This is an optimization exercise on Yosys and OpenROAD, whose aim is small area and a short achievable clock period, not a production implementation. The RTL was checked by simulation tests, not by an equivalence proof against the original design. Not every run is shown, and edits may drop behaviour that the tests do not exercise.

==> flow/design.v <==
module ALU (flag_ALUOp, data_1, data_2, ALU_Result, shamt, zero, error_of, error_uf, error_div);
	input [5:0] flag_ALUOp;
	input [31:0] data_1, data_2;
	input [4:0] shamt;
	output zero;
	output reg error_of, error_uf, error_div;
	output reg [31:0] ALU_Result;
	parameter S0 = 6'b000000,	 
				 S1 = 6'b000001,	 
				 S2 = 6'b000010,	 
				 S3 = 6'b000011,	 
				 S4 = 6'b000100,	 
				 S5 = 6'b000101,	 
				 S6 = 6'b000110,	 
				 S7 = 6'b000111,	 
				 S8 = 6'b001000,	 
				 S9 = 6'b001001,	 
				 S10 = 6'b001010,	 
				 S11 = 6'b001011,	 
				 S12 = 6'b001100,	 
				 S13 = 6'b001101,	 
				 S14 = 6'b001110,	 
				 S15 = 6'b001111,	 
				 S16 = 6'b010000,	 
				 S17 = 6'b010001,	 
				 S18 = 6'b010010,	 
				 S19 = 6'b010011,	 
				 S20 = 6'b010100;	 
	always@(*)
	begin
		error_of = 0;
		error_uf = 0;
		error_div = 0;
		case(flag_ALUOp[5:0])
			S0: 
			begin
				ALU_Result = data_1 + data_2;
				if (data_1[31] == data_2[31] && data_1[31] != ALU_Result[31])
					error_of = 1;
			end
			S1: 
			begin
				ALU_Result = data_1 - data_2;
				if (data_1[31] != data_2[31] && data_1[31] != ALU_Result[31])
					error_uf = 1;
			end
			S2: ALU_Result = data_1[15:0] * data_2[15:0];
			S3: 
			begin
				ALU_Result = (data_2 == 32'd0) ? 32'd0 : data_1 / data_2;
				error_div = data_2 == 32'd0 ? 1 : 0;
			end
			S4: 
			begin
				ALU_Result = (data_2 == 32'd0) ? 32'd0 : data_1 % data_2;
				error_div = data_2 == 32'd0 ? 1 : 0;
			end
			S5: ALU_Result = data_1 & data_2;
			S6: ALU_Result = data_1 | data_2;
			S7: ALU_Result = data_1 ^ data_2;
			S8: ALU_Result = ~data_1;
			S9: ALU_Result = ($signed(data_1) < $signed(data_2)) ? 1 : 0;
			S10: ALU_Result = ($signed(data_1) <= $signed(data_2)) ? 1 : 0;
			S11: ALU_Result = ($signed(data_1) > $signed(data_2)) ? 1 : 0;
			S12: ALU_Result = ($signed(data_1) >= $signed(data_2)) ? 1 : 0;
			S13: ALU_Result = data_1 == data_2 ? 1 : 0;
			S14: ALU_Result = data_1 != data_2 ? 1 : 0;
			S15: ALU_Result = ($signed(data_1) < 0) ? 1 : 0;
			S16: ALU_Result = ($signed(data_1) <= 0) ? 1 : 0;
			S17: ALU_Result = ($signed(data_1) > 0) ? 1 : 0;
			S18: ALU_Result = ($signed(data_1) >= 0) ? 1 : 0;
			S19: ALU_Result = data_1 >> shamt;
			S20: ALU_Result = data_1 << shamt;
			default: ALU_Result = 0;
		endcase	
	end
	assign zero = (ALU_Result == 1);
endmodule
module BinaryToBCD_Converter (binary, negative, first, second, third, fourth, fifth, sixth, seventh);
	input [31:0] binary;
	reg [31:0] binary_out;
	output reg [3:0] first, second, third, fourth, fifth, sixth, seventh;
	reg [3:0] eighth;
	output reg negative;
	integer i;
	always@(binary)
	begin
		if(binary[31])
		begin
			binary_out = ~binary + 1;
			negative = 0;
		end
		else
		begin
			binary_out = binary;
			negative = 1;
		end
		first = 4'd0;
		second = 4'd0;
		third = 4'd0;
		fourth = 4'd0;
		fifth = 4'd0;
		sixth = 4'd0;
		seventh = 4'd0;
		eighth = 4'd0;
		for(i=31; i>=0; i=i-1)
		begin
			if(eighth >= 5)
				eighth = eighth + 4'd3;
			if(seventh >= 5)
				seventh = seventh + 4'd3;
			if(sixth >= 5)
				sixth = sixth + 4'd3;
			if(fifth >= 5)
				fifth = fifth + 4'd3;
			if(fourth >= 5)
				fourth = fourth + 4'd3;
			if(third >= 5)
				third = third + 4'd3;
			if(second >= 5)
				second = second + 4'd3;
			if(first >= 5)
				first = first + 4'd3;
			eighth = eighth << 1;
			eighth[0] = seventh[3];	
			seventh = seventh << 1;
			seventh[0] = sixth[3];	
			sixth = sixth << 1;
			sixth[0] = fifth[3];	
			fifth = fifth << 1;
			fifth[0] = fourth[3];
			fourth = fourth << 1;
			fourth[0] = third[3];
			third = third << 1;
			third[0] = second[3];
			second = second << 1;
			second[0] = first[3];
			first = first << 1;
			first[0] = binary_out[i];
		end
	end
endmodule 
module ControlUnit (OPCode, flag_Halt, PC_Halt, RB_Jal, RB_RegWrite, ALU_ALUOp, DM_MemWrite, DM_MemRead, MuxB_OrigPC, MuxIM_RegDst, MuxDM_MemtoReg, MuxRB_ALUSrc, MuxJ_Jump, MuxJr_Jr, MuxIn_SelectIn, Out);
	input [5:0] OPCode;
	input flag_Halt;
	output reg [5:0] ALU_ALUOp;
	output reg 	PC_Halt,
					MuxIM_RegDst,
					RB_Jal,
					RB_RegWrite,
					MuxRB_ALUSrc,
					DM_MemWrite,
					DM_MemRead,
					MuxDM_MemtoReg,
					MuxB_OrigPC,
					MuxJ_Jump,
					MuxJr_Jr,
					MuxIn_SelectIn,
					Out;
	parameter S0 = 6'b000000,	 
				 S1 = 6'b000001,	 
				 S2 = 6'b000010,	 
				 S3 = 6'b000011,	 
				 S4 = 6'b000100,	 
				 S5 = 6'b000101,	 
				 S6 = 6'b000110,	 
				 S7 = 6'b000111,	 
				 S8 = 6'b001000,	 
				 S9 = 6'b001001,	 
				 S10 = 6'b001010,	 
				 S11 = 6'b001011,	 
				 S12 = 6'b001100,	 
				 S13 = 6'b001101,	 
				 S14 = 6'b001110,	 
				 S15 = 6'b001111,	 
				 S16 = 6'b010000,	 
				 S17 = 6'b010001,	 
				 S18 = 6'b010010,	 
				 S19 = 6'b010011,	 
				 S20 = 6'b010100,	 
				 S21 = 6'b010101,	 
				 S22 = 6'b010110,	 
				 S23 = 6'b010111,	 
				 S24 = 6'b011000,	 
				 S25 = 6'b011001,	 
				 S26 = 6'b011010,	 
				 S27 = 6'b011011,	 
				 S28 = 6'b011100,	 
				 S29 = 6'b011101,	 
				 S30 = 6'b011110,	 
				 S31 = 6'b011111,	 
				 S32 = 6'b100000,	 
				 S33 = 6'b100001,	 
				 S34 = 6'b100010,	 
				 S35 = 6'b100011,	 
				 S36 = 6'b100101,	 
				 S37 = 6'b100110,	 
				 S38 = 6'b100111;  
	always@(*)
	begin
		case (OPCode)
			S0:	 
			begin
				PC_Halt = 0;
				MuxIM_RegDst = 0;
				RB_Jal = 0;
				RB_RegWrite = 1;
				MuxRB_ALUSrc = 0;
				ALU_ALUOp = 6'b000000;
				DM_MemWrite = 0;
				DM_MemRead = 0;
				MuxDM_MemtoReg = 0;
				MuxB_OrigPC = 0;
				MuxJ_Jump = 0;
				MuxJr_Jr = 0;
				MuxIn_SelectIn = 0;
				Out = 0;
			end
			S1:	 
			begin
				PC_Halt = 0;
				MuxIM_RegDst = 1;
				RB_Jal = 0;
				RB_RegWrite = 1;
				MuxRB_ALUSrc = 1;
				ALU_ALUOp = 6'b000000;
				DM_MemWrite = 0;
				DM_MemRead = 0;
				MuxDM_MemtoReg = 0;
				MuxB_OrigPC = 0;
				MuxJ_Jump = 0;
				MuxJr_Jr = 0;
				MuxIn_SelectIn = 0;
				Out = 0;
			end
			S2:	 
			begin
				PC_Halt = 0;
				MuxIM_RegDst = 0;
				RB_Jal = 0;
				RB_RegWrite = 1;
				MuxRB_ALUSrc = 0;
				ALU_ALUOp = 6'b000001;
				DM_MemWrite = 0;
				DM_MemRead = 0;
				MuxDM_MemtoReg = 0;
				MuxB_OrigPC = 0;
				MuxJ_Jump = 0;
				MuxJr_Jr = 0;
				MuxIn_SelectIn = 0;
				Out = 0;
			end
			S3:	 
			begin
				PC_Halt = 0;
				MuxIM_RegDst = 1;
				RB_Jal = 0;
				RB_RegWrite = 1;
				MuxRB_ALUSrc = 1;
				ALU_ALUOp = 6'b000001;
				DM_MemWrite = 0;
				DM_MemRead = 0;
				MuxDM_MemtoReg = 0;
				MuxB_OrigPC = 0;
				MuxJ_Jump = 0;
				MuxJr_Jr = 0;
				MuxIn_SelectIn = 0;
				Out = 0;
			end
			S4:	 
			begin
				PC_Halt = 0;
				MuxIM_RegDst = 0;
				RB_Jal = 0;
				RB_RegWrite = 1;
				MuxRB_ALUSrc = 0;
				ALU_ALUOp = 6'b000010;
				DM_MemWrite = 0;
				DM_MemRead = 0;
				MuxDM_MemtoReg = 0;
				MuxB_OrigPC = 0;
				MuxJ_Jump = 0;
				MuxJr_Jr = 0;
				MuxIn_SelectIn = 0;
				Out = 0;
			end
			S5:	 
			begin
				PC_Halt = 0;
				MuxIM_RegDst = 0;
				RB_Jal = 0;
				RB_RegWrite = 1;
				MuxRB_ALUSrc = 0;
				ALU_ALUOp = 6'b000011;
				DM_MemWrite = 0;
				DM_MemRead = 0;
				MuxDM_MemtoReg = 0;
				MuxB_OrigPC = 0;
				MuxJ_Jump = 0;
				MuxJr_Jr = 0;
				MuxIn_SelectIn = 0;
				Out = 0;
			end
			S6:	 
			begin
				PC_Halt = 0;
				MuxIM_RegDst = 0;
				RB_Jal = 0;
				RB_RegWrite = 1;
				MuxRB_ALUSrc = 0;
				ALU_ALUOp = 6'b000101;
				DM_MemWrite = 0;
				DM_MemRead = 0;
				MuxDM_MemtoReg = 0;
				MuxB_OrigPC = 0;
				MuxJ_Jump = 0;
				MuxJr_Jr = 0;
				MuxIn_SelectIn = 0;
				Out = 0;
			end
			S7:	 
			begin
				PC_Halt = 0;
				MuxIM_RegDst = 1;
				RB_Jal = 0;
				RB_RegWrite = 1;
				MuxRB_ALUSrc = 1;
				ALU_ALUOp = 6'b000101;
				DM_MemWrite = 0;
				DM_MemRead = 0;
				MuxDM_MemtoReg = 0;
				MuxB_OrigPC = 0;
				MuxJ_Jump = 0;
				MuxJr_Jr = 0;
				MuxIn_SelectIn = 0;
				Out = 0;
			end
			S8:	 
			begin
				PC_Halt = 0;
				MuxIM_RegDst = 0;
				RB_Jal = 0;
				RB_RegWrite = 1;
				MuxRB_ALUSrc = 0;
				ALU_ALUOp = 6'b000110;
				DM_MemWrite = 0;
				DM_MemRead = 0;
				MuxDM_MemtoReg = 0;
				MuxB_OrigPC = 0;
				MuxJ_Jump = 0;
				MuxJr_Jr = 0;
				MuxIn_SelectIn = 0;
				Out = 0;
			end
			S9:	 
			begin
				PC_Halt = 0;
				MuxIM_RegDst = 1;
				RB_Jal = 0;
				RB_RegWrite = 1;
				MuxRB_ALUSrc = 1;
				ALU_ALUOp = 6'b000110;
				DM_MemWrite = 0;
				DM_MemRead = 0;
				MuxDM_MemtoReg = 0;
				MuxB_OrigPC = 0;
				MuxJ_Jump = 0;
				MuxJr_Jr = 0;
				MuxIn_SelectIn = 0;
				Out = 0;
			end
			S10:	 
			begin
				PC_Halt = 0;
				MuxIM_RegDst = 0;
				RB_Jal = 0;
				RB_RegWrite = 1;
				MuxRB_ALUSrc = 0;
				ALU_ALUOp = 6'b000111;
				DM_MemWrite = 0;
				DM_MemRead = 0;
				MuxDM_MemtoReg = 0;
				MuxB_OrigPC = 0;
				MuxJ_Jump = 0;
				MuxJr_Jr = 0;
				MuxIn_SelectIn = 0;
				Out = 0;
			end
			S11:	 
			begin
				PC_Halt = 0;
				MuxIM_RegDst = 1;
				RB_Jal = 0;
				RB_RegWrite = 1;
				MuxRB_ALUSrc = 1;
				ALU_ALUOp = 6'b000111;
				DM_MemWrite = 0;
				DM_MemRead = 0;
				MuxDM_MemtoReg = 0;
				MuxB_OrigPC = 0;
				MuxJ_Jump = 0;
				MuxJr_Jr = 0;
				MuxIn_SelectIn = 0;
				Out = 0;
			end
			S12:	 
			begin
				PC_Halt = 0;
				MuxIM_RegDst = 0;
				RB_Jal = 0;
				RB_RegWrite = 1;
				MuxRB_ALUSrc = 0;
				ALU_ALUOp = 6'b001001;
				DM_MemWrite = 0;
				DM_MemRead = 0;
				MuxDM_MemtoReg = 0;
				MuxB_OrigPC = 0;
				MuxJ_Jump = 0;
				MuxJr_Jr = 0;
				MuxIn_SelectIn = 0;
				Out = 0;
			end
			S13:	 
			begin
				PC_Halt = 0;
				MuxIM_RegDst = 0;
				RB_Jal = 0;
				RB_RegWrite = 1;
				MuxRB_ALUSrc = 0;
				ALU_ALUOp = 6'b001010;
				DM_MemWrite = 0;
				DM_MemRead = 0;
				MuxDM_MemtoReg = 0;
				MuxB_OrigPC = 0;
				MuxJ_Jump = 0;
				MuxJr_Jr = 0;
				MuxIn_SelectIn = 0;
				Out = 0;
			end
			S14:	 
			begin
				PC_Halt = 0;
				MuxIM_RegDst = 0;
				RB_Jal = 0;
				RB_RegWrite = 1;
				MuxRB_ALUSrc = 0;
				ALU_ALUOp = 6'b001011;
				DM_MemWrite = 0;
				DM_MemRead = 0;
				MuxDM_MemtoReg = 0;
				MuxB_OrigPC = 0;
				MuxJ_Jump = 0;
				MuxJr_Jr = 0;
				MuxIn_SelectIn = 0;
				Out = 0;
			end
			S15:	 
			begin
				PC_Halt = 0;
				MuxIM_RegDst = 0;
				RB_Jal = 0;
				RB_RegWrite = 1;
				MuxRB_ALUSrc = 0;
				ALU_ALUOp = 6'b001100;
				DM_MemWrite = 0;
				DM_MemRead = 0;
				MuxDM_MemtoReg = 0;
				MuxB_OrigPC = 0;
				MuxJ_Jump = 0;
				MuxJr_Jr = 0;
				MuxIn_SelectIn = 0;
				Out = 0;
			end
			S16:	 
			begin
				PC_Halt = 0;
				MuxIM_RegDst = 0;
				RB_Jal = 0;
				RB_RegWrite = 0;
				MuxRB_ALUSrc = 0;
				ALU_ALUOp = 6'b001101;
				DM_MemWrite = 0;
				DM_MemRead = 0;
				MuxDM_MemtoReg = 0;
				MuxB_OrigPC = 1;
				MuxJ_Jump = 0;
				MuxJr_Jr = 0;
				MuxIn_SelectIn = 0;
				Out = 0;
			end
			S17:	 
			begin
				PC_Halt = 0;
				MuxIM_RegDst = 0;
				RB_Jal = 0;
				RB_RegWrite = 0;
				MuxRB_ALUSrc = 0;
				ALU_ALUOp = 6'b001110;
				DM_MemWrite = 0;
				DM_MemRead = 0;
				MuxDM_MemtoReg = 0;
				MuxB_OrigPC = 1;
				MuxJ_Jump = 0;
				MuxJr_Jr = 0;
				MuxIn_SelectIn = 0;
				Out = 0;
			end
			S18:	 
			begin
				PC_Halt = 0;
				MuxIM_RegDst = 0;
				RB_Jal = 0;
				RB_RegWrite = 0;
				MuxRB_ALUSrc = 0;
				ALU_ALUOp = 6'b001001;
				DM_MemWrite = 0;
				DM_MemRead = 0;
				MuxDM_MemtoReg = 0;
				MuxB_OrigPC = 1;
				MuxJ_Jump = 0;
				MuxJr_Jr = 0;
				MuxIn_SelectIn = 0;
				Out = 0;
			end
			S19:	 
			begin
				PC_Halt = 0;
				MuxIM_RegDst = 0;
				RB_Jal = 0;
				RB_RegWrite = 0;
				MuxRB_ALUSrc = 0;
				ALU_ALUOp = 6'b001010;
				DM_MemWrite = 0;
				DM_MemRead = 0;
				MuxDM_MemtoReg = 0;
				MuxB_OrigPC = 1;
				MuxJ_Jump = 0;
				MuxJr_Jr = 0;
				MuxIn_SelectIn = 0;
				Out = 0;
			end
			S20:	 
			begin
				PC_Halt = 0;
				MuxIM_RegDst = 0;
				RB_Jal = 0;
				RB_RegWrite = 0;
				MuxRB_ALUSrc = 0;
				ALU_ALUOp = 6'b001011;
				DM_MemWrite = 0;
				DM_MemRead = 0;
				MuxDM_MemtoReg = 0;
				MuxB_OrigPC = 1;
				MuxJ_Jump = 0;
				MuxJr_Jr = 0;
				MuxIn_SelectIn = 0;
				Out = 0;
			end
			S21:	 
			begin
				PC_Halt = 0;
				MuxIM_RegDst = 0;
				RB_Jal = 0;
				RB_RegWrite = 0;
				MuxRB_ALUSrc = 0;
				ALU_ALUOp = 6'b001100;
				DM_MemWrite = 0;
				DM_MemRead = 0;
				MuxDM_MemtoReg = 0;
				MuxB_OrigPC = 1;
				MuxJ_Jump = 0;
				MuxJr_Jr = 0;
				MuxIn_SelectIn = 0;
				Out = 0;
			end
			S22:	 
			begin
				PC_Halt = 0;
				MuxIM_RegDst = 0;
				RB_Jal = 0;
				RB_RegWrite = 0;
				MuxRB_ALUSrc = 0;
				ALU_ALUOp = 6'b001111;
				DM_MemWrite = 0;
				DM_MemRead = 0;
				MuxDM_MemtoReg = 0;
				MuxB_OrigPC = 1;
				MuxJ_Jump = 0;
				MuxJr_Jr = 0;
				MuxIn_SelectIn = 0;
				Out = 0;
			end
			S23:	 
			begin
				PC_Halt = 0;
				MuxIM_RegDst = 0;
				RB_Jal = 0;
				RB_RegWrite = 0;
				MuxRB_ALUSrc = 0;
				ALU_ALUOp = 6'b010000;
				DM_MemWrite = 0;
				DM_MemRead = 0;
				MuxDM_MemtoReg = 0;
				MuxB_OrigPC = 1;
				MuxJ_Jump = 0;
				MuxJr_Jr = 0;
				MuxIn_SelectIn = 0;
				Out = 0;
			end
			S24:	 
			begin
				PC_Halt = 0;
				MuxIM_RegDst = 0;
				RB_Jal = 0;
				RB_RegWrite = 0;
				MuxRB_ALUSrc = 0;
				ALU_ALUOp = 6'b010001;
				DM_MemWrite = 0;
				DM_MemRead = 0;
				MuxDM_MemtoReg = 0;
				MuxB_OrigPC = 1;
				MuxJ_Jump = 0;
				MuxJr_Jr = 0;
				MuxIn_SelectIn = 0;
				Out = 0;
			end
			S25:	 
			begin
				PC_Halt = 0;
				MuxIM_RegDst = 0;
				RB_Jal = 0;
				RB_RegWrite = 0;
				MuxRB_ALUSrc = 0;
				ALU_ALUOp = 6'b010010;
				DM_MemWrite = 0;
				DM_MemRead = 0;
				MuxDM_MemtoReg = 0;
				MuxB_OrigPC = 1;
				MuxJ_Jump = 0;
				MuxJr_Jr = 0;
				MuxIn_SelectIn = 0;
				Out = 0;
			end
			S26:	 
			begin
				PC_Halt = 0;
				MuxIM_RegDst = 0;
				RB_Jal = 0;
				RB_RegWrite = 1;
				MuxRB_ALUSrc = 0;
				ALU_ALUOp = 6'b010011;
				DM_MemWrite = 0;
				DM_MemRead = 0;
				MuxDM_MemtoReg = 0;
				MuxB_OrigPC = 0;
				MuxJ_Jump = 0;
				MuxJr_Jr = 0;
				MuxIn_SelectIn = 0;
				Out = 0;
			end
			S27:	 
			begin
				PC_Halt = 0;
				MuxIM_RegDst = 0;
				RB_Jal = 0;
				RB_RegWrite = 1;
				MuxRB_ALUSrc = 0;
				ALU_ALUOp = 6'b010100;
				DM_MemWrite = 0;
				DM_MemRead = 0;
				MuxDM_MemtoReg = 0;
				MuxB_OrigPC = 0;
				MuxJ_Jump = 0;
				MuxJr_Jr = 0;
				MuxIn_SelectIn = 0;
				Out = 0;
			end
			S28:	 
			begin
				PC_Halt = 0;
				MuxIM_RegDst = 1;
				RB_Jal = 0;
				RB_RegWrite = 1;
				MuxRB_ALUSrc = 1;
				ALU_ALUOp = 6'b000000;
				DM_MemWrite = 0;
				DM_MemRead = 0;
				MuxDM_MemtoReg = 0;
				MuxB_OrigPC = 0;
				MuxJ_Jump = 0;
				MuxJr_Jr = 0;
				MuxIn_SelectIn = 0;
				Out = 0;
			end
			S29:	 
			begin
				PC_Halt = 0;
				MuxIM_RegDst = 1;
				RB_Jal = 0;
				RB_RegWrite = 1;
				MuxRB_ALUSrc = 1;
				ALU_ALUOp = 6'b000000;
				DM_MemWrite = 0;
				DM_MemRead = 1;
				MuxDM_MemtoReg = 1;
				MuxB_OrigPC = 0;
				MuxJ_Jump = 0;
				MuxJr_Jr = 0;
				MuxIn_SelectIn = 0;
				Out = 0;
			end
			S30:	 
			begin
				PC_Halt = 0;
				MuxIM_RegDst = 1;
				RB_Jal = 0;
				RB_RegWrite = 0;
				MuxRB_ALUSrc = 1;
				ALU_ALUOp = 6'b000000;
				DM_MemWrite = 1;
				DM_MemRead = 0;
				MuxDM_MemtoReg = 0;
				MuxB_OrigPC = 0;
				MuxJ_Jump = 0;
				MuxJr_Jr = 0;
				MuxIn_SelectIn = 0;
				Out = 0;
			end
			S31:	 
			begin
				PC_Halt = 0;
				MuxIM_RegDst = 1;
				RB_Jal = 0;
				RB_RegWrite = 1;
				MuxRB_ALUSrc = 0;
				ALU_ALUOp = 6'b001000;
				DM_MemWrite = 0;
				DM_MemRead = 0;
				MuxDM_MemtoReg = 0;
				MuxB_OrigPC = 0;
				MuxJ_Jump = 0;
				MuxJr_Jr = 0;
				MuxIn_SelectIn = 0;
				Out = 0;
			end
			S32:	 
			begin
				PC_Halt = 0;
				MuxIM_RegDst = 1;
				RB_Jal = 0;
				RB_RegWrite = 1;
				MuxRB_ALUSrc = 0;
				ALU_ALUOp = 6'b000000;
				DM_MemWrite = 0;
				DM_MemRead = 0;
				MuxDM_MemtoReg = 0;
				MuxB_OrigPC = 0;
				MuxJ_Jump = 0;
				MuxJr_Jr = 0;
				MuxIn_SelectIn = 0;
				Out = 0;
			end
			S33:	 
			begin
				PC_Halt = 0;
				MuxIM_RegDst = 0;
				RB_Jal = 0;
				RB_RegWrite = 0;
				MuxRB_ALUSrc = 0;
				ALU_ALUOp = 6'b111111;
				DM_MemWrite = 0;
				DM_MemRead = 0;
				MuxDM_MemtoReg = 0;
				MuxB_OrigPC = 0;
				MuxJ_Jump = 1;
				MuxJr_Jr = 0;
				MuxIn_SelectIn = 0;
				Out = 0;
			end
			S34:	 
			begin
				PC_Halt = 0;
				MuxIM_RegDst = 0;
				RB_Jal = 1;
				RB_RegWrite = 0;
				MuxRB_ALUSrc = 0;
				ALU_ALUOp = 6'b111111;
				DM_MemWrite = 0;
				DM_MemRead = 0;
				MuxDM_MemtoReg = 0;
				MuxB_OrigPC = 0;
				MuxJ_Jump = 1;
				MuxJr_Jr = 0;
				MuxIn_SelectIn = 0;
				Out = 0;
			end
			S35:	 
			begin
				PC_Halt = 0;
				MuxIM_RegDst = 0;
				RB_Jal = 0;
				RB_RegWrite = 0;
				MuxRB_ALUSrc = 0;
				ALU_ALUOp = 6'b111111;
				DM_MemWrite = 0;
				DM_MemRead = 0;
				MuxDM_MemtoReg = 0;
				MuxB_OrigPC = 0;
				MuxJ_Jump = 0;
				MuxJr_Jr = 1;
				MuxIn_SelectIn = 0;
				Out = 0;
			end
			S36:	 
			begin
				PC_Halt = 0;
				MuxIM_RegDst = 0;
				RB_Jal = 0;
				RB_RegWrite = 0;
				MuxRB_ALUSrc = 0;
				ALU_ALUOp = 6'b111111;
				DM_MemWrite = 0;
				DM_MemRead = 0;
				MuxDM_MemtoReg = 0;
				MuxB_OrigPC = 0;
				MuxJ_Jump = 0;
				MuxJr_Jr = 0;
				MuxIn_SelectIn = 0;
				Out = 0;
			end
			S37:	 
			begin
				if (flag_Halt)
					PC_Halt = 1;
				else
					PC_Halt = 0;
				MuxIM_RegDst = 1;
				RB_Jal = 0;
				RB_RegWrite = 1;
				MuxRB_ALUSrc = 1;
				ALU_ALUOp = 6'b000000;
				DM_MemWrite = 0;
				DM_MemRead = 0;
				MuxDM_MemtoReg = 0;
				MuxB_OrigPC = 0;
				MuxJ_Jump = 0;
				MuxJr_Jr = 0;
				MuxIn_SelectIn = 1;
				Out = 0;
			end
			S38:	 
			begin
				if (flag_Halt)
					PC_Halt = 1;
				else
					PC_Halt = 0;
				MuxIM_RegDst = 0;
				RB_Jal = 0;
				RB_RegWrite = 0;
				MuxRB_ALUSrc = 1;
				ALU_ALUOp = 6'b000000;
				DM_MemWrite = 0;
				DM_MemRead = 0;
				MuxDM_MemtoReg = 0;
				MuxB_OrigPC = 0;
				MuxJ_Jump = 0;
				MuxJr_Jr = 0;
				MuxIn_SelectIn = 0;
				Out = 1;
			end
			default:
			begin
				PC_Halt = 0;
				MuxIM_RegDst = 0;
				RB_Jal = 0;
				RB_RegWrite = 0;
				MuxRB_ALUSrc = 0;
				ALU_ALUOp = 6'b000000;
				DM_MemWrite = 0;
				DM_MemRead = 0;
				MuxDM_MemtoReg = 0;
				MuxB_OrigPC = 0;
				MuxJ_Jump = 0;
				MuxJr_Jr = 0;
				MuxIn_SelectIn = 0;
				Out = 0;
			end
		endcase
	end
endmodule
module DataMemory (address, write_Data, read_Data, flag_MemWrite, flag_MemRead, clock);
	input [31:0] address, write_Data;
	input flag_MemWrite, flag_MemRead, clock;
	output [31:0] read_Data;
	reg [31:0] Memory [31:0];
	always@(posedge clock)
	begin
		if (flag_MemWrite && address < 32)
			Memory[address[4:0]] <= write_Data;
	end
	assign read_Data = (address < 32) ? Memory[address[4:0]] : 32'd0;
endmodule
module Display (entrada, saida);
	input [3:0] entrada;
	output reg [6:0] saida;
	always@(*)
	begin
		case (entrada [3:0])
			4'd0: saida = 7'b0000001;
			4'd1: saida = 7'b1001111;
			4'd2: saida = 7'b0010010;
			4'd3: saida = 7'b0000110;
			4'd4: saida = 7'b1001100;
			4'd5: saida = 7'b0100100;
			4'd6: saida = 7'b0100000;
			4'd7: saida = 7'b0001111;
			4'd8: saida = 7'b0000000;
			4'd9: saida = 7'b0000100;
			default: saida = 7'b1111111;
		endcase
	end
endmodule
module Extender_16_to_32 (inst_In, inst_Out);
	input [15:0] inst_In;
	output reg [31:0] inst_Out;
	always@(*)
	begin
		inst_Out = {{16{inst_In[15]}}, inst_In};
	end
endmodule
module Extender_26_to_32 (inst_In, inst_Out);
	input [25:0] inst_In;
	output reg[31:0] inst_Out;
	always@(*)
	begin
		inst_Out = {{6{inst_In[25]}}, inst_In};
	end
endmodule
module Mux_Branch (pc_In, offset_Branch, flag_OrigPC, flag_Zero, mux_Out);
	input [31:0] pc_In, offset_Branch;
	input flag_OrigPC, flag_Zero;
	output reg [31:0] mux_Out;
	reg [31:0] pc_Incremented;
	always@(*)
	begin
		pc_Incremented = pc_In + 1;
		if(flag_OrigPC & flag_Zero)
			mux_Out = offset_Branch;
		else
			mux_Out = pc_Incremented;
	end
endmodule
module Mux_DataMemory (ALU_Result, read_Data, flag_MemtoReg, mux_Out);
	input [31:0] ALU_Result, read_Data;
	input flag_MemtoReg;
	output reg [31:0] mux_Out;
	always@(*)
	begin
		if (flag_MemtoReg)
			mux_Out = read_Data;
		else
			mux_Out = ALU_Result;
	end
endmodule
module Mux_In (immediate, switches, flag_SelectIn, mux_Out);
	input [15:0] immediate, switches;
	input flag_SelectIn;
	output reg [15:0] mux_Out;
	always@(*)
	begin
		if (flag_SelectIn)
			mux_Out = switches;
		else
			mux_Out = immediate;
	end
endmodule
module Mux_InstructionMemory (inst_rt, inst_rd, flag_RegDst, mux_Out);
	input [4:0] inst_rt, inst_rd;
	input flag_RegDst;
	output reg [4:0] mux_Out;
	always@(*)
	begin
		if (flag_RegDst)
			mux_Out = inst_rt;
		else 
			mux_Out = inst_rd;
	end
endmodule
module Mux_Jr (mux_Jump, register_Address, flag_Jr, mux_Out);
	input [31:0] mux_Jump, register_Address;
	input flag_Jr;
	output reg [31:0] mux_Out;
	always@(*)
	begin
		if (flag_Jr)
			mux_Out = register_Address;
		else
			mux_Out = mux_Jump;
	end
endmodule
module Mux_Jump (jump_Address, mux_Branch, flag_Jump, mux_Out);
	input [31:0] jump_Address, mux_Branch;
	input flag_Jump;
	output reg [31:0] mux_Out;
	always@(*)
	begin
		if (flag_Jump)
			mux_Out = jump_Address;
		else
			mux_Out = mux_Branch;
	end
endmodule
module Mux_RegisterBank (read_Data2, immediate, flag_ALUSrc, mux_Out);
	input [31:0] read_Data2, immediate;
	input flag_ALUSrc;
	output reg [31:0] mux_Out;
	always@(*)
	begin
		if (flag_ALUSrc)
			mux_Out = immediate;
		else
			mux_Out = read_Data2;
	end
endmodule
module Out (address, write_Data, flag_Write, flag_Out, flag_Reset, data_Out, clock);
	input [31:0] address, write_Data;
	input flag_Write, flag_Out, flag_Reset, clock;
	output reg [31:0] data_Out;
	reg [31:0] Dados [31:0];
	always@(posedge clock)
	begin
		if (flag_Write)
		begin
			if (address < 32)
				Dados[address[4:0]] <= write_Data;
		end
		else if (flag_Out)
			data_Out <= (address < 32) ? Dados[address[4:0]] : 32'd0;
		else if (flag_Reset)
			data_Out <= 32'd0;
	end
endmodule
module ProgramCounter (address_In, address_Out, flag_Halt, flag_Reset, clock);
	input [15:0] address_In;
	input flag_Halt, flag_Reset, clock;
	output reg [15:0] address_Out;
	always@(posedge clock)
	begin
		if (flag_Reset)
			address_Out <= 0;
		else if (flag_Halt) 
		begin
		end
		else 
			address_Out <= address_In;
	end
endmodule
module RegisterBank (read_Reg1, read_Reg2, write_Reg, write_Data, data_Reg1, data_Reg2, address_PC, flag_Jal, flag_RegWrite, clock);
	input [4:0] read_Reg1, read_Reg2, write_Reg;
	input [31:0] write_Data, address_PC;
	input flag_Jal, flag_RegWrite, clock;
	output [31:0] data_Reg1, data_Reg2;
	reg [31:0] Registers [31:0];					 
	always@(posedge clock)
	begin
		Registers[0] <= 32'd0;
		if (flag_Jal)
			Registers[31] <= address_PC + 1;
		if (flag_RegWrite)
			Registers[write_Reg] <= write_Data;	 
	end
	assign data_Reg1 = Registers[read_Reg1];	 
	assign data_Reg2 = Registers[read_Reg2];	 
endmodule 
module botaoEstados(clock, reset, dbOut, saida);
	input clock, reset, dbOut;
	output reg saida;
	reg estado;
	always@(posedge clock)
	begin
		if(reset)
		begin
			estado <= 0;
			saida <= 1;
		end
		else if(estado == 0)
		begin
			saida <= dbOut;
			if(dbOut == 0)
				estado <= 1;
		end
		else
		begin
			saida <= 1;
			if(dbOut == 1)
				estado <= 0;
		end
	end
endmodule
module KSK (switches, 
	    negative, unidade, dezena, centena, milhar, dmilhar, cmilhar, bilhao,
	    errorAdd, errorSub, errorDiv,
	    Reset, haltButton, Halt, 
	    clock, imem_addr, imem_data);
	input [15:0] switches;
	input clock, haltButton, Reset;
	input [31:0] imem_data;
	output [15:0] imem_addr;
	output [6:0] unidade, dezena, centena, milhar, dmilhar, cmilhar, bilhao;
	output negative, errorAdd, errorSub, errorDiv;
	output wire Halt;
	wire haltIn;
	wire Jal, RegWrite, MemWrite, MemRead, OrigPC, Zero, RegDst, MemtoReg, ALUSrc, Jump, Jr, SelectIn, Out;
	wire [3:0] one, ten, hundred, thousand, tthousand, hthousand, billion;
	wire [5:0] ALUOp, OPCode;
	wire [4:0] mIM_Out;
	wire [15:0] inst16, instAddress;
	wire [31:0] pcAddress, inst16_32, inst26_32;
	wire [31:0] Instruction, data1, data2, ALU_Out, DM_Out, dataOut;
	wire [31:0] mRB_Out, mDM_Out, mB_Out, mJ_Out;
	assign imem_addr = instAddress;
	assign Instruction = imem_data;
	botaoEstados		BE (.clock(clock),
				    .reset(Reset),
				    .dbOut(haltButton),
				    .saida(haltIn));
	ProgramCounter 		PC (.address_In(pcAddress[15:0]), 
				    .address_Out(instAddress), 
				    .flag_Halt(Halt), 
				    .flag_Reset(Reset), 
				    .clock(clock));
	ControlUnit 	        CU (.OPCode(Instruction[31:26]), 
				    .flag_Halt(haltIn), 
				    .PC_Halt(Halt), 
				    .RB_Jal(Jal), 
				    .RB_RegWrite(RegWrite), 
				    .ALU_ALUOp(ALUOp), 
				    .DM_MemWrite(MemWrite), 
				    .DM_MemRead(MemRead), 
				    .MuxB_OrigPC(OrigPC), 
				    .MuxIM_RegDst(RegDst), 
				    .MuxDM_MemtoReg(MemtoReg), 
				    .MuxRB_ALUSrc(ALUSrc), 
				    .MuxJ_Jump(Jump), 
				    .MuxJr_Jr(Jr), 
				    .MuxIn_SelectIn(SelectIn), 
				    .Out(Out));
	Mux_InstructionMemory  mIM (.inst_rt(Instruction[20:16]), 
				    .inst_rd(Instruction[15:11]), 
				    .flag_RegDst(RegDst), 
				    .mux_Out(mIM_Out));
	RegisterBank 	       RB  (.read_Reg1(Instruction[25:21]), 
			 	    .read_Reg2(Instruction[20:16]), 
				    .write_Reg(mIM_Out), 
				    .write_Data(mDM_Out), 
				    .data_Reg1(data1), 
				    .data_Reg2(data2), 
				    .address_PC({16'd0, instAddress}), 
				    .flag_Jal(Jal), 
				    .flag_RegWrite(RegWrite), 
				    .clock(clock));
	Mux_In 		       mIn (.immediate(Instruction[15:0]), 
				    .switches(switches), 
				    .flag_SelectIn(SelectIn) , 
				    .mux_Out(inst16));
	Extender_16_to_32      E16 (.inst_In(inst16), 
				    .inst_Out(inst16_32));
	Mux_RegisterBank       mRB (.read_Data2(data2), 
				    .immediate(inst16_32), 
				    .flag_ALUSrc(ALUSrc), 
				    .mux_Out(mRB_Out));
	ALU 		       ULA (.flag_ALUOp(ALUOp), 
				    .data_1(data1), 
				    .data_2(mRB_Out), 
				    .ALU_Result(ALU_Out), 
				    .shamt(Instruction[10:6]), 
				    .zero(Zero), 
				    .error_of(errorAdd), 
				    .error_uf(errorSub), 
				    .error_div(errorDiv));
	DataMemory 		DM (.address(ALU_Out), 
				    .write_Data(data2), 
				    .read_Data(DM_Out), 
				    .flag_MemWrite(MemWrite), 
				    .flag_MemRead(MemRead), 
				    .clock(clock));
	Mux_DataMemory	       mDM (.ALU_Result(ALU_Out), 
				    .read_Data(DM_Out), 
				    .flag_MemtoReg(MemtoReg), 
				    .mux_Out(mDM_Out));
	Mux_Branch 		mB (.pc_In({16'd0, instAddress}), 
				    .offset_Branch(inst16_32), 
				    .flag_OrigPC(OrigPC), 
				    .flag_Zero(Zero), 
				    .mux_Out(mB_Out));
	Extender_26_to_32      E26 (.inst_In(Instruction[25:0]), 
				    .inst_Out(inst26_32));
	Mux_Jump 	        mJ (.jump_Address(inst26_32), 
				    .mux_Branch(mB_Out), 
				    .flag_Jump(Jump), 
				    .mux_Out(mJ_Out));
	Mux_Jr 		       mJr (.mux_Jump(mJ_Out), 
				    .register_Address(data1), 
				    .flag_Jr(Jr), 
				    .mux_Out(pcAddress));
	Out 		      POut (.address(ALU_Out), 
				    .write_Data(data2), 
				    .flag_Write(MemWrite), 
				    .flag_Out(Out), 
				    .flag_Reset(Reset), 
				    .data_Out(dataOut), 
				    .clock(clock));
	BinaryToBCD_Converter 	 C (.binary(dataOut), 
				    .negative(negative), 
				    .first(one), 
				    .second(ten), 
				    .third(hundred),
				    .fourth(thousand),
				    .fifth(tthousand),
				    .sixth(hthousand),
				    .seventh(billion));
	Display 		D1 (.entrada(one), 
				    .saida(unidade));
	Display 		D2 (.entrada(ten), 
				    .saida(dezena));
	Display		 	D3 (.entrada(hundred), 
				    .saida(centena));
	Display			D4 (.entrada(thousand), 
				    .saida(milhar));
	Display			D5 (.entrada(tthousand), 
				    .saida(dmilhar));
	Display			D6 (.entrada(hthousand), 
				    .saida(cmilhar));
	Display			D7(.entrada(billion), 
				   .saida(bilhao));
endmodule
==> flow/run.sh <==
#!/bin/bash
# synth_recipe.tcl (not shown) runs the flow's synth.tcl, then flattens the netlist and writes it again
# the make line also repeats each setting of config.mk as NAME=value (left out here)
make -C /OpenROAD-flow-scripts/flow DESIGN_CONFIG=/design/flow/config.mk WORK_HOME=/design/flow/orfs CLKGATE_MAP_FILE= SYNTH_SCRIPT=/design/flow/synth_recipe.tcl finish
==> flow/config.mk <==
export PLATFORM = sky130hd
export DESIGN_NAME = KSK
export DESIGN_NICKNAME = KSK
export VERILOG_FILES = /design/flow/design.v
export SDC_FILE = /design/flow/constraint.sdc
export NUM_CORES = 4
export LEC_CHECK = 0
export CAP_MARGIN = 20
export CORE_MARGIN = 2
export CORE_UTILIZATION = 40
export PLACE_DENSITY = 0.6
export SLEW_MARGIN = 20
==> flow/constraint.sdc <==
create_clock -name core_clock -period 150.0 [get_ports {clock}]
set_input_delay 30.0000 -clock core_clock [delete_from_list [all_inputs] [get_ports {clock}]]
set_output_delay 30.0000 -clock core_clock [all_outputs]
set_load 0.01 [all_outputs]
Fig. 1: run 1, where the registers sit
Drawn at 1 px/um. Other sequential cells in the stronger grey, the rest of the logic in the fainter grey.
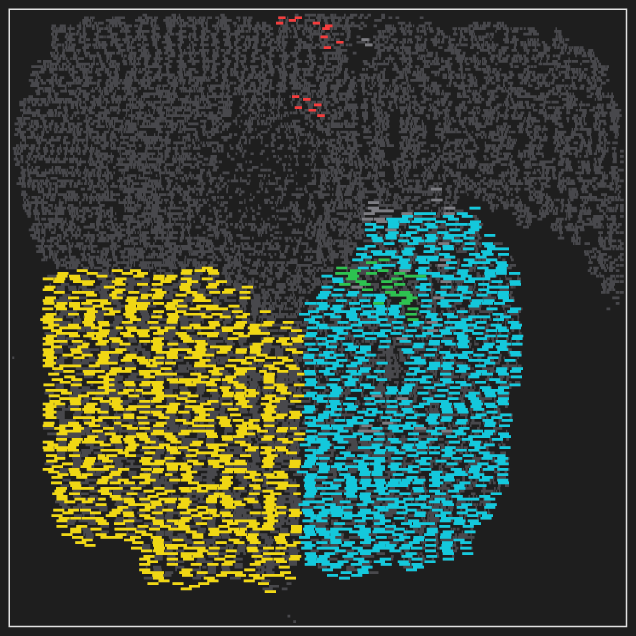
Key: `DM.Memory` = cyan [placed flops 992]; `POut.Dados` = green [placed flops 32, where centre]; `RB.Registers` = yellow [placed flops 1024]; `PC.address_Out` = red [placed flops 16, where north]
Another 34 sequential cells are not coloured.
Seq area share: 36.4%
final core utilization: 46.1%

Fig. 2: run 1, pin placement
Drawn at 0.5 px/um. Pins as bars across the die edge, other pins in grey.
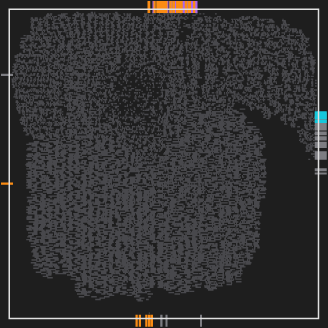
Key: `dmilhar` = cyan [pins 7, direction output, edge east]; `errorSub` = yellow [pins 1, direction output, edge north]; `imem_data` = orange [pins 32, direction input, edge 25 north, 6 south, 1 west]; `switches` = purple [pins 16, direction input, edge north]
IO buf count: 120
DIE WIDTH: 616 um
Die Y: 616 um

Fig. 3: run 1, routing congestion map
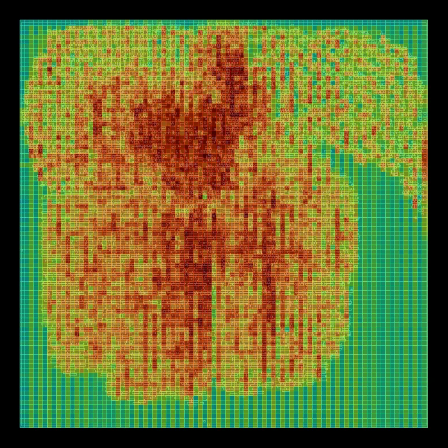
Global Route Usage Sum: 26.1%
met3 Use GR: 4.19%
routed len/inst: 27.6 um
GRT met2 Usage: 42.1%

Fig. 4: run 1, routed metal per tile
Drawn at 0.5 px/um. 31 x 31 tiles, from dark purple (low) to yellow (high), scaled to the fullest tile. Values are wire area over tile area, all layers added.
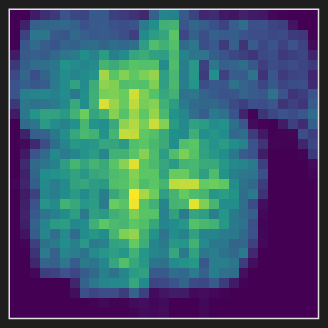
The densest ninth of the die: centre. 20% of the tiles are nearly empty. The emptiest ninth of the die: south-east.
via count: 116000
Total Routed Length: 521 mm

==> results.txt, run 1 <==
run status finished clean; Worst Hold Launch BE.estado; Min Hold Slack roughly 0.4 ns; post-synthesis instance area 150000 um2; routed wl met3 48.2 mm; Most Frequent Cell on Critical Path o21a_1; met1 GRT Util 33.4%; #FFs+latches synth between 2000 and 2500; commonest cells after routing, fill and taps aside edfxtp_1 (2048), nand2_1 (1136), ha_1 (1059); slowest CP cell o221ai_1; # clk buffers 260; Worst-Margin Slew 1.38 ns; register clock-pin slew on the reported worst setup and hold paths 0.06 ns; synth top area cells edfxtp_1 (41%), mux4_2 (11%), ha_1 (8.9%); layout net count 15100; # Taps ~5000; CTS tree yes; Endpoint, Worst Hold BE.saida; fraction of layout cells with a size suffix above 1 about a fifth; multi-input logic cell count slightly below 10000; Max Clock Skew 0.138 ns; Signal buffers 954; top-count cell post-synth edfxtp_1; combinational family with the most area after synthesis multiplexers; CTS sink count 2098; later-pin clock latency in the skew report 0.95 ns; CTS resizes 0; drt pass-1 iters 9; most instantiated cells after synthesis edfxtp_1 (2048), nand2_1 (1141), ha_1 (1061), nor2_1 (1005), inv_1 (778); Highest Signal Layer met5; Worst EP required 150.59 ns; Crit Path Category in2reg; NonClk Buf Share under 10%; Largest cell class multi-input gates; clk buf depth 4; CTS root buf clkbuf_16; CP endpoint kind register
Fig. 5: run 1, the clock tree on the layout
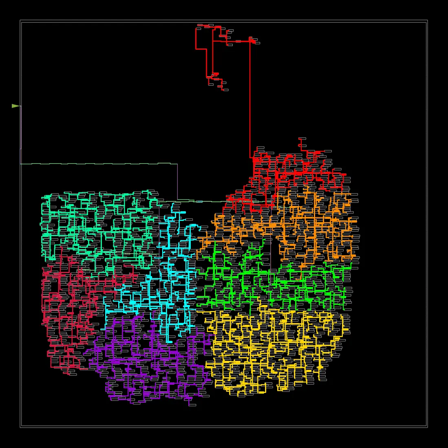

--- run 2 (changed files replaced; the others as in run 1) ---
==> flow/design.v <==
module KSK (switches,
	    negative, unidade, dezena, centena, milhar, dmilhar, cmilhar, bilhao,
	    errorAdd, errorSub, errorDiv,
	    Reset, haltButton, Halt,
	    clock, imem_addr, imem_data);
	input [15:0] switches;
	input clock, haltButton, Reset;
	input [31:0] imem_data;
	output [15:0] imem_addr;
	output [6:0] unidade, dezena, centena, milhar, dmilhar, cmilhar, bilhao;
	output negative, errorAdd, errorSub, errorDiv;
	output Halt;
	wire [5:0]  op    = imem_data[31:26];
	wire [4:0]  rs    = imem_data[25:21];
	wire [4:0]  rt    = imem_data[20:16];
	wire [4:0]  rd    = imem_data[15:11];
	wire [4:0]  shamt = imem_data[10:6];
	wire [15:0] imm   = imem_data[15:0];
	wire op_in   = (op == 6'd38);
	wire op_out  = (op == 6'd39);
	wire op_lw   = (op == 6'd29);
	wire op_sw   = (op == 6'd30);
	wire op_jal  = (op == 6'd34);
	wire op_jr   = (op == 6'd35);
	wire op_j    = (op == 6'd33) | op_jal;
	wire op_br   = (op >= 6'd16) & (op <= 6'd25);
	reg we;
	always @* begin
		case (op)
			6'd0, 6'd1, 6'd2, 6'd3, 6'd4, 6'd5, 6'd6, 6'd7,
			6'd8, 6'd9, 6'd10, 6'd11, 6'd12, 6'd13, 6'd14, 6'd15,
			6'd26, 6'd27, 6'd28, 6'd29, 6'd31, 6'd32, 6'd38: we = 1'b1;
			default: we = 1'b0;
		endcase
	end
	wire dst_rt = (op[5:4] == 2'b00) ? (op[0] & (op[3] | op[2:1] != 2'b10) & (op[3:2] != 2'b11))
	                                 : ~(op == 6'd26 | op == 6'd27);
	wire [4:0] wa = dst_rt ? rt : rd;
	wire use_imm = (op == 6'd1) | (op == 6'd3) | (op == 6'd7) | (op == 6'd9) | (op == 6'd11) |
	               (op == 6'd28) | op_lw | op_sw | op_in | op_out;
	reg  [15:0] pc;
	reg  [31:0] rf [1:31];
	reg  [31:0] r0;
	reg  [31:0] mem [0:31];
	reg  [31:0] disp;
	reg         btn_state, btn_seen;
	assign imem_addr = pc;
	wire [31:0] a = (rs == 5'd0) ? r0 : rf[rs];
	wire [31:0] b = (rt == 5'd0) ? r0 : rf[rt];
	wire [15:0] ext16 = op_in ? switches : imm;
	wire [31:0] ext   = {{16{ext16[15]}}, ext16};
	wire [31:0] bs    = use_imm ? ext : b;
	wire [31:0] sum  = a + bs;
	wire [32:0] dif  = {1'b0, a} - {1'b0, bs};
	wire add_ovf = (a[31] == bs[31]) & (sum[31] != a[31]);
	wire sub_ovf = (a[31] != bs[31]) & (dif[31] != a[31]);
	wire lt  = (a[31] != b[31]) ? a[31] : dif[31];    
	wire eq  = (a == b);
	wire az  = (a == 32'd0);
	wire lez = a[31] | az;
	reg cmp;
	always @* begin
		case (op[3:0])
			4'd12: cmp = lt;           
			4'd13: cmp = lt | eq;      
			4'd14: cmp = ~(lt | eq);   
			4'd15: cmp = ~lt;          
			default: cmp = 1'b0;
		endcase
	end
	reg taken;
	always @* begin
		case (op)
			6'd16: taken = eq;
			6'd17: taken = ~eq;
			6'd18: taken = lt;
			6'd19: taken = lt | eq;
			6'd20: taken = ~(lt | eq);
			6'd21: taken = ~lt;
			6'd22: taken = a[31];
			6'd23: taken = lez;
			6'd24: taken = ~lez;
			6'd25: taken = ~a[31];
			default: taken = 1'b0;
		endcase
	end
	wire [31:0] prod = a[15:0] * b[15:0];
	wire [31:0] quo;
	Divider div (.n(a), .d(b), .q(quo));
	wire bz = (b == 32'd0);
	wire add_type = (op == 6'd0) | (op == 6'd1) | (op == 6'd28) | op_lw | op_sw | (op == 6'd32) |
	                (op == 6'd36) | (op >= 6'd38);
	assign errorAdd = add_type & add_ovf;
	assign errorSub = ((op == 6'd2) | (op == 6'd3)) & sub_ovf;
	assign errorDiv = (op == 6'd5) & bz;
	wire        addr_ok = (sum[31:5] == 27'd0);
	wire [31:0] mrd     = addr_ok ? mem[sum[4:0]] : 32'd0;
	reg [31:0] res;
	always @* begin
		case (op)
			6'd2, 6'd3:   res = dif[31:0];
			6'd4:         res = prod;
			6'd5:         res = bz ? 32'd0 : quo;
			6'd6, 6'd7:   res = a & bs;
			6'd8, 6'd9:   res = a | bs;
			6'd10, 6'd11: res = a ^ bs;
			6'd12, 6'd13, 6'd14, 6'd15: res = {31'd0, cmp};
			6'd26:        res = a >> shamt;
			6'd27:        res = a << shamt;
			6'd29:        res = mrd;
			6'd31:        res = ~a;
			default:      res = sum;
		endcase
	end
	wire [16:0] pc1 = {1'b0, pc} + 17'd1;
	integer k;
	always @(posedge clock) begin
		r0 <= (we && wa == 5'd0) ? res : 32'd0;
		for (k = 1; k < 32; k = k + 1)
			if (we && wa == k)
				rf[k] <= res;
			else if (op_jal && k == 31)
				rf[k] <= {15'd0, pc1};
		if (op_sw && addr_ok)
			mem[sum[4:0]] <= b;
	end
	assign Halt = (op_in | op_out) & btn_state;
	always @(posedge clock) begin
		if (Reset)
			pc <= 16'd0;
		else if (!Halt) begin
			if (op_jr)
				pc <= a[15:0];
			else if (op_j | (op_br & taken))
				pc <= imm;
			else
				pc <= pc1[15:0];
		end
	end
	always @(posedge clock) begin
		if (Reset) begin
			btn_seen  <= 1'b0;
			btn_state <= 1'b1;
		end else if (!btn_seen) begin
			btn_state <= haltButton;
			if (!haltButton) btn_seen <= 1'b1;
		end else begin
			btn_state <= 1'b1;
			if (haltButton) btn_seen <= 1'b0;
		end
	end
	always @(posedge clock) begin
		if (op_sw)
			;
		else if (op_out)
			disp <= mrd;
		else if (Reset)
			disp <= 32'd0;
	end
	wire [31:0] mag = disp[31] ? -disp : disp;
	assign negative = ~disp[31];
	wire [27:0] bcd;
	BinToBCD7 conv (.bin(mag), .bcd(bcd));
	SevenSeg s0 (.d(bcd[3:0]),   .seg(unidade));
	SevenSeg s1 (.d(bcd[7:4]),   .seg(dezena));
	SevenSeg s2 (.d(bcd[11:8]),  .seg(centena));
	SevenSeg s3 (.d(bcd[15:12]), .seg(milhar));
	SevenSeg s4 (.d(bcd[19:16]), .seg(dmilhar));
	SevenSeg s5 (.d(bcd[23:20]), .seg(cmilhar));
	SevenSeg s6 (.d(bcd[27:24]), .seg(bilhao));
endmodule
module Divider (n, d, q);
	input  [31:0] n, d;
	output [31:0] q;
	wire [33:0] d1 = {2'b00, d};
	wire [33:0] d2 = {1'b0, d, 1'b0};
	wire [33:0] d3 = d1 + d2;
	wire [31:0] rem [0:32];
	assign rem[32] = 32'd0;
	genvar i;
	generate
		for (i = 30; i >= 0; i = i - 2) begin : step
			localparam W = 32 - i;
			wire [W-1:0] y;
			if (W == 2) begin : first
				assign y = n[i+1:i];
			end else begin : next
				assign y = {rem[i+2][W-3:0], n[i+1:i]};
			end
			wire [W:0] s1 = {1'b0, y} - {1'b0, d1[W-1:0]};
			wire [W:0] s2 = {1'b0, y} - {1'b0, d2[W-1:0]};
			wire [W:0] s3 = {1'b0, y} - {1'b0, d3[W-1:0]};
			wire z1 = ~|d1[33:W];
			wire z2 = ~|d2[33:W];
			wire z3 = ~|d3[33:W];
			wire c1 = z1 & ~s1[W];
			wire c2 = z2 & ~s2[W];
			wire c3 = z3 & ~s3[W];
			assign q[i+1] = c2;
			assign q[i]   = c3 | (c1 & ~c2);
			wire [W-1:0] r = ({W{~c1}} & y) | ({W{c1 & ~c2}} & s1[W-1:0]) |
			                 ({W{c2 & ~c3}} & s2[W-1:0]) | ({W{c3}} & s3[W-1:0]);
			if (W == 32) begin : fullr
				assign rem[i] = r;
			end else begin : partr
				assign rem[i] = {{(32-W){1'b0}}, r};
			end
		end
	endgenerate
endmodule
module BinToBCD7 (bin, bcd);
	input  [31:0] bin;
	output [27:0] bcd;
	reg [31:0] s;
	integer i, j;
	always @* begin
		s = 32'd0;
		for (i = 31; i >= 0; i = i - 1) begin
			for (j = 0; j < 8; j = j + 1)
				if (s[4*j +: 4] >= 4'd5) s[4*j +: 4] = s[4*j +: 4] + 4'd3;
			s = {s[30:0], bin[i]};
		end
	end
	assign bcd = s[27:0];
endmodule
module SevenSeg (d, seg);
	input  [3:0] d;
	output reg [6:0] seg;
	always @* begin
		case (d)
			4'd0: seg = 7'b0000001;
			4'd1: seg = 7'b1001111;
			4'd2: seg = 7'b0010010;
			4'd3: seg = 7'b0000110;
			4'd4: seg = 7'b1001100;
			4'd5: seg = 7'b0100100;
			4'd6: seg = 7'b0100000;
			4'd7: seg = 7'b0001111;
			4'd8: seg = 7'b0000000;
			4'd9: seg = 7'b0000100;
			default: seg = 7'b1111111;
		endcase
	end
endmodule
==> flow/config.mk <==
export PLATFORM = sky130hd
export DESIGN_NAME = KSK
export DESIGN_NICKNAME = KSK
export VERILOG_FILES = /design/flow/design.v
export SDC_FILE = /design/flow/constraint.sdc
export NUM_CORES = 4
export LEC_CHECK = 0
export ABC_AREA = 1
export CAP_MARGIN = 20
export CORE_MARGIN = 2
export CORE_UTILIZATION = 40
export PLACE_DENSITY = 0.6
export SLEW_MARGIN = 20
export SYNTH_HIERARCHICAL = 1
Fig. 6: run 2, the clock tree on the layout
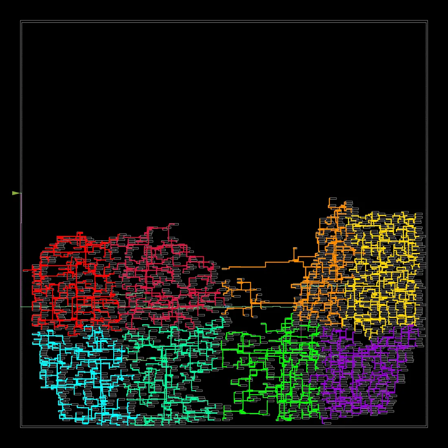
CTS Buf Count: 198
H-tree Lvls: 4
CTS sink count: 2098

Fig. 7: run 2, pin placement
Drawn at 0.5 px/um. Pins as bars across the die edge, other pins in grey.
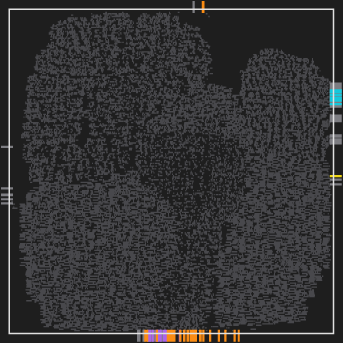
Key: `imem_data` = orange [pins 32, direction input, edge 30 south, 2 north]; `switches` = purple [pins 16, direction input, edge south]; `errorSub` = yellow [pins 1, direction output, edge east]; `dmilhar` = cyan [pins 7, direction output, edge east]
All pins by edge: 60 south, 52 east, 6 west, 3 north.
Die Y: 645 um
DIE WIDTH: 645 um

==> run 2 against run 1 <==
- still clean on timing, DRC and antenna
- register-to-register slack better by 57 ns
- global-route usage is 8.6 points higher
- flip-flop and latch count is the same
- area after synthesis rose by 10%
- utilization decreased by 2.0 points
- sequential share of layout area decreased by 1.8 points
- via count grew 35%
- worst setup slack gained 55 ns
- first-iteration DRC count grew 76%
- synthesized cell count is 57% higher
- largest cell class unchanged
==> results.txt, run 2 <==
CTS resizes 0; synth top area cells edfxtp_1 (37%), nand2_1 (13%), ha_1 (9.1%); Crit Path Category in2reg; via count 157000; Signal buffers 550; Global Route Usage Sum a little over a third; most instantiated cells after synthesis nand2_1 (5609), inv_1 (2176), edfxtp_1 (2048), nor2_1 (1798), ha_1 (1197); # clk buffers 244; combinational family with the most area after synthesis simple AND/OR/NAND/NOR gates; Worst EP required 150.54 ns; Seq area share about a third; met3 Use GR 9.88%; commonest cells after routing, fill and taps aside nand2_1 (5596), inv_1 (2164), edfxtp_1 (2048); later-pin clock latency in the skew report 0.90 ns; multi-input logic cell count approximately 16000; # Taps between 5000 and 6000; post-synthesis instance area between 150000 and 200000 um2; Total Routed Length roughly 750 mm; run status finished clean; Max Clock Skew 0.0686 ns; Worst-Margin Slew 1.29 ns; #FFs+latches synth 2098; Most Frequent Cell on Critical Path nand2_1; routed wl met3 just over 90 mm; GRT met2 Usage 52.0%; fraction of layout cells with a size suffix above 1 10.0%; clk buf depth 4; drt pass-1 iters 12
Fig. 8: run 2, routed metal per tile
Drawn at 0.5 px/um. 32 x 32 tiles, from dark purple (low) to yellow (high), scaled to the fullest tile. Values are wire area over tile area, all layers added.
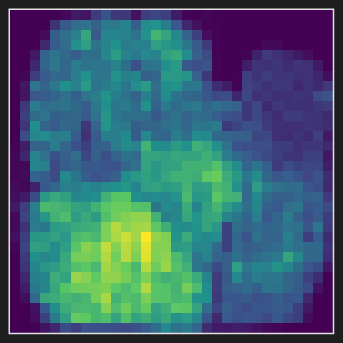

--- run 3 (diff from run 2) ---
--- a/flow/design.v
+++ b/flow/design.v
@@ -84,7 +84,18 @@
 			default: taken = 1'b0;
 		endcase
 	end
-	wire [31:0] prod = a[15:0] * b[15:0];
+	wire        shr = ~op[0];
+	wire [31:0] shin, shout, shres;
+	genvar gi;
+	generate
+		for (gi = 0; gi < 32; gi = gi + 1) begin : rev
+			assign shin[gi]  = shr ? a[gi] : a[31-gi];
+			assign shres[gi] = shr ? shout[gi] : shout[31-gi];
+		end
+	endgenerate
+	assign shout = shin >> shamt;
+	wire [31:0] prod;
+	Mul16 mul (.x(a[15:0]), .y(b[15:0]), .p(prod));
 	wire [31:0] quo;
 	Divider div (.n(a), .d(b), .q(quo));
 	wire bz = (b == 32'd0);
@@ -105,8 +116,7 @@
 			6'd8, 6'd9:   res = a | bs;
 			6'd10, 6'd11: res = a ^ bs;
 			6'd12, 6'd13, 6'd14, 6'd15: res = {31'd0, cmp};
-			6'd26:        res = a >> shamt;
-			6'd27:        res = a << shamt;
+			6'd26, 6'd27: res = shres;
 			6'd29:        res = mrd;
 			6'd31:        res = ~a;
 			default:      res = sum;
@@ -169,6 +179,27 @@
 	SevenSeg s5 (.d(bcd[23:20]), .seg(cmilhar));
 	SevenSeg s6 (.d(bcd[27:24]), .seg(bilhao));
 endmodule
+module Mul16 (x, y, p);
+	input  [15:0] x, y;
+	output [31:0] p;
+	wire [15:0] s [0:16];
+	wire [15:0] c [0:16];
+	assign s[0] = 16'd0;
+	assign c[0] = 16'd0;
+	genvar i, j;
+	generate
+		for (j = 0; j < 16; j = j + 1) begin : row
+			wire [15:0] pp = x & {16{y[j]}};
+			wire [15:0] a = {1'b0, s[j][15:1]};
+			for (i = 0; i < 16; i = i + 1) begin : col
+				assign s[j+1][i] = a[i] ^ c[j][i] ^ pp[i];
+				assign c[j+1][i] = (a[i] & c[j][i]) | (a[i] & pp[i]) | (c[j][i] & pp[i]);
+			end
+			assign p[j] = s[j+1][0];
+		end
+	endgenerate
+	assign p[31:16] = {1'b0, s[16][15:1]} + c[16];
+endmodule
 module Divider (n, d, q);
 	input  [31:0] n, d;
 	output [31:0] q;
@@ -190,9 +221,9 @@
 			wire [W:0] s1 = {1'b0, y} - {1'b0, d1[W-1:0]};
 			wire [W:0] s2 = {1'b0, y} - {1'b0, d2[W-1:0]};
 			wire [W:0] s3 = {1'b0, y} - {1'b0, d3[W-1:0]};
-			wire z1 = ~|d1[33:W];
-			wire z2 = ~|d2[33:W];
-			wire z3 = ~|d3[33:W];
+			wire z1 = (W >= 32) ? 1'b1 : (d <= (33'h1_0000_0000 >> (32 - W)) - 33'd1);
+			wire z2 = (d <= (33'h1_0000_0000 >> (33 - W)) - 33'd1);
+			wire z3 = (d <= ((33'h1_0000_0000 >> (32 - W)) - 33'd1) / 3);
 			wire c1 = z1 & ~s1[W];
 			wire c2 = z2 & ~s2[W];
 			wire c3 = z3 & ~s3[W];
@@ -211,17 +242,31 @@
 module BinToBCD7 (bin, bcd);
 	input  [31:0] bin;
 	output [27:0] bcd;
-	reg [31:0] s;
-	integer i, j;
-	always @* begin
-		s = 32'd0;
-		for (i = 31; i >= 0; i = i - 1) begin
-			for (j = 0; j < 8; j = j + 1)
-				if (s[4*j +: 4] >= 4'd5) s[4*j +: 4] = s[4*j +: 4] + 4'd3;
-			s = {s[30:0], bin[i]};
-		end
-	end
-	assign bcd = s[27:0];
+	wire [27:0] st [0:32];
+	assign st[0] = 28'd0;
+	genvar t, k;
+	generate
+		for (t = 0; t < 32; t = t + 1) begin : sh
+			wire [27:0] adj;
+			for (k = 0; k < 7; k = k + 1) begin : dg
+				if ((64'd1 << t) > 64'd5 * (64'd10 ** k)) begin : a3
+					Add3 u (.x(st[t][4*k +: 4]), .y(adj[4*k +: 4]));
+				end else begin : pass
+					assign adj[4*k +: 4] = st[t][4*k +: 4];
+				end
+			end
+			assign st[t+1] = {adj[26:0], bin[31-t]};
+		end
+	endgenerate
+	assign bcd = st[32];
+endmodule
+module Add3 (x, y);
+	input  [3:0] x;
+	output [3:0] y;
+	assign y[3] = x[3] | (x[2] & (x[1] | x[0]));
+	assign y[2] = (x[2] & ~x[1] & ~x[0]) | (x[3] & x[0]);
+	assign y[1] = (~x[2] & x[1]) | (x[2] & x[1] & x[0]) | (x[3] & ~x[0]);
+	assign y[0] = (~x[3] & ~x[2] & x[0]) | (x[2] & x[1] & ~x[0]) | (x[3] & ~x[0]);
 endmodule
 module SevenSeg (d, seg);
 	input  [3:0] d;
==> flow/flow/run.sh (new file) <==
#!/bin/bash
set -euo pipefail
bash standard.sh SETUP_SLACK_MARGIN=84 TNS_END_PERCENT=5 "BUFFER_PORTS_ARGS=-buffer_cell sky130_fd_sc_hd__buf_4" finish > standard_flow.log 2>&1
==> flow/standard.sh (new file) <==
#!/bin/bash
# synth_recipe.tcl (not shown) runs the flow's synth.tcl, then flattens the netlist and writes it again
# the make line also repeats each setting of config.mk as NAME=value (left out here)
make -C /OpenROAD-flow-scripts/flow DESIGN_CONFIG=/design/flow/config.mk WORK_HOME=/design/flow/orfs CLKGATE_MAP_FILE= SYNTH_SCRIPT=/design/flow/synth_recipe.tcl "${@:-finish}"
--- a/flow/config.mk
+++ b/flow/config.mk
@@ -8,7 +8,7 @@
 export ABC_AREA = 1
 export CAP_MARGIN = 20
 export CORE_MARGIN = 2
-export CORE_UTILIZATION = 40
+export CORE_UTILIZATION = 42
 export PLACE_DENSITY = 0.6
 export SLEW_MARGIN = 20
 export SYNTH_HIERARCHICAL = 1
removed: flow/run.sh
Fig. 9: run 3, routed metal per tile
Drawn at 0.5 px/um. 31 x 31 tiles, from dark purple (low) to yellow (high), scaled to the fullest tile. Values are wire area over tile area, all layers added.
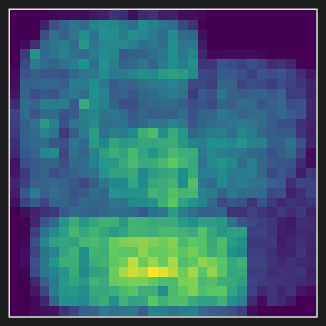
The fullest tile reaches 1.1. 24% of the tiles are over half the peak. The emptiest ninth of the die: north-east. 9.6% of the tiles are nearly empty. The mean over all tiles is 0.37. The densest ninth of the die: south.
Total Routed Length: 755 mm
routed len/inst: 28.9 um

Fig. 10: run 3, the clock tree on the layout
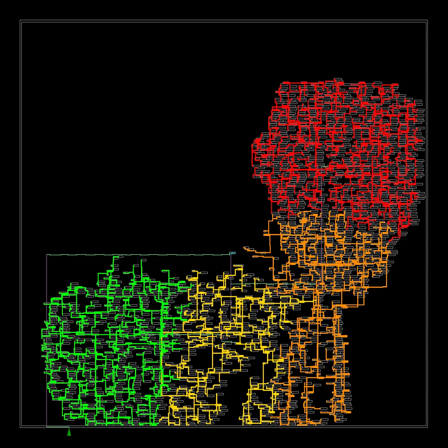
seq_cells: 2098
CTS Buf Count: 222

==> run 3 against run 2 <==
- the layout now fails its checks (capacitance limit, slew limit)
- area after synthesis down 5.5%
- flip-flop and latch count unchanged
- register-to-register slack gained 22 ns
- sequential share of layout area decreased by 1.6 points
- final cell count down 1.4%
- critical path depth down 300
- critical endpoint is now errorAdd
- largest cell class unchanged
==> results.txt, run 3 <==
clk buf depth 4; layout net count around 22000; run status finished with violations; Global Route Usage Sum between 30% and 40%; commonest cells after routing, fill and taps aside nand2_1 (5477), edfxtp_1 (2048), nor2_1 (1962); Worst EP required around 120 ns; # clk buffers around 270; via count 158000; CP endpoint kind primary output; # Max-Cap Violations 1; routed wl met3 109 mm; fraction of layout cells with a size suffix above 1 16.9%; drt pass-1 iters 10; final core utilization just over 50%; GRT met2 Usage 54.8%; row count 223; Worst Hold Launch btn_seen; slowest CP cell ha_1; IO buf count 120; # Taps 4950; Seq area share 33.0%; later-pin clock latency in the skew report 0.95 ns; H-tree Lvls 4; initial core utilization 42.2%; Violated Checks capacitance limit, slew limit; Highest Signal Layer met5; CTS root buf clkbuf_16; multi-input logic cell count 15300; commonest non-fill, non-tap cell in the layout nand2_1; Max Slew Vio Count 4; met3 Use GR ~12%; Worst-Margin Slew 1.53 ns; io pins roughly 120; met1 GRT Util approximately half; CTS tree yes; CTS resizes 1160; Most Frequent Cell on Critical Path buf_4; Largest cell class multi-input gates; Signal buffers 1518; post-synthesis instance area 156000 um2; Max Clock Skew just over 0.09 ns; Endpoint, Worst Hold btn_state; CTS sink count 2098

## what the ideal ports hide
The results above use ideal ports. As a check the final layouts listed here were re-extracted and re-timed, cells and wires unchanged.
Step 1 (the two cells are an assumption about what drives the block):
set clk [get_ports {clock}]
set_driving_cell -lib_cell sky130_fd_sc_hd__clkbuf_16 $clk
set_driving_cell -lib_cell sky130_fd_sc_hd__buf_2 [delete_from_list [all_inputs] $clk]
Step 2 also shifts input and output timing later by t, the mid clock arrival at the registers, as if the neighbouring blocks saw the same clock.
a / b / c = no drivers / after step 1 / after step 2; a / b = the first two.
| run | t, ns | slack for setup (ns) | hold WS [ns] | latest minus earliest clock arrival (ns) | slew at the worst register clock pin (ns) |
|---|---|---|---|---|---|
| run 1 | 0.971 | 5.423 / 5.245 / 4.274 | 0.412 / 0.412 / 0.412 | 0.144 / 0.144 | 0.07 / 0.07 |
| run 2 | 0.976 | 60.050 / 60.135 / 59.159 | 0.649 / 0.649 / 0.649 | 0.069 / 0.068 | 0.09 / 0.09 |
| run 3 | 1.023 | 82.969 / 82.879 / 82.712 | 0.441 / 0.441 / 0.441 | 0.091 / 0.090 | 0.07 / 0.07 |
For run 1, which loses most, drivers alone change the setup slack by -0.178 ns; drivers and shift together by -1.149 ns.
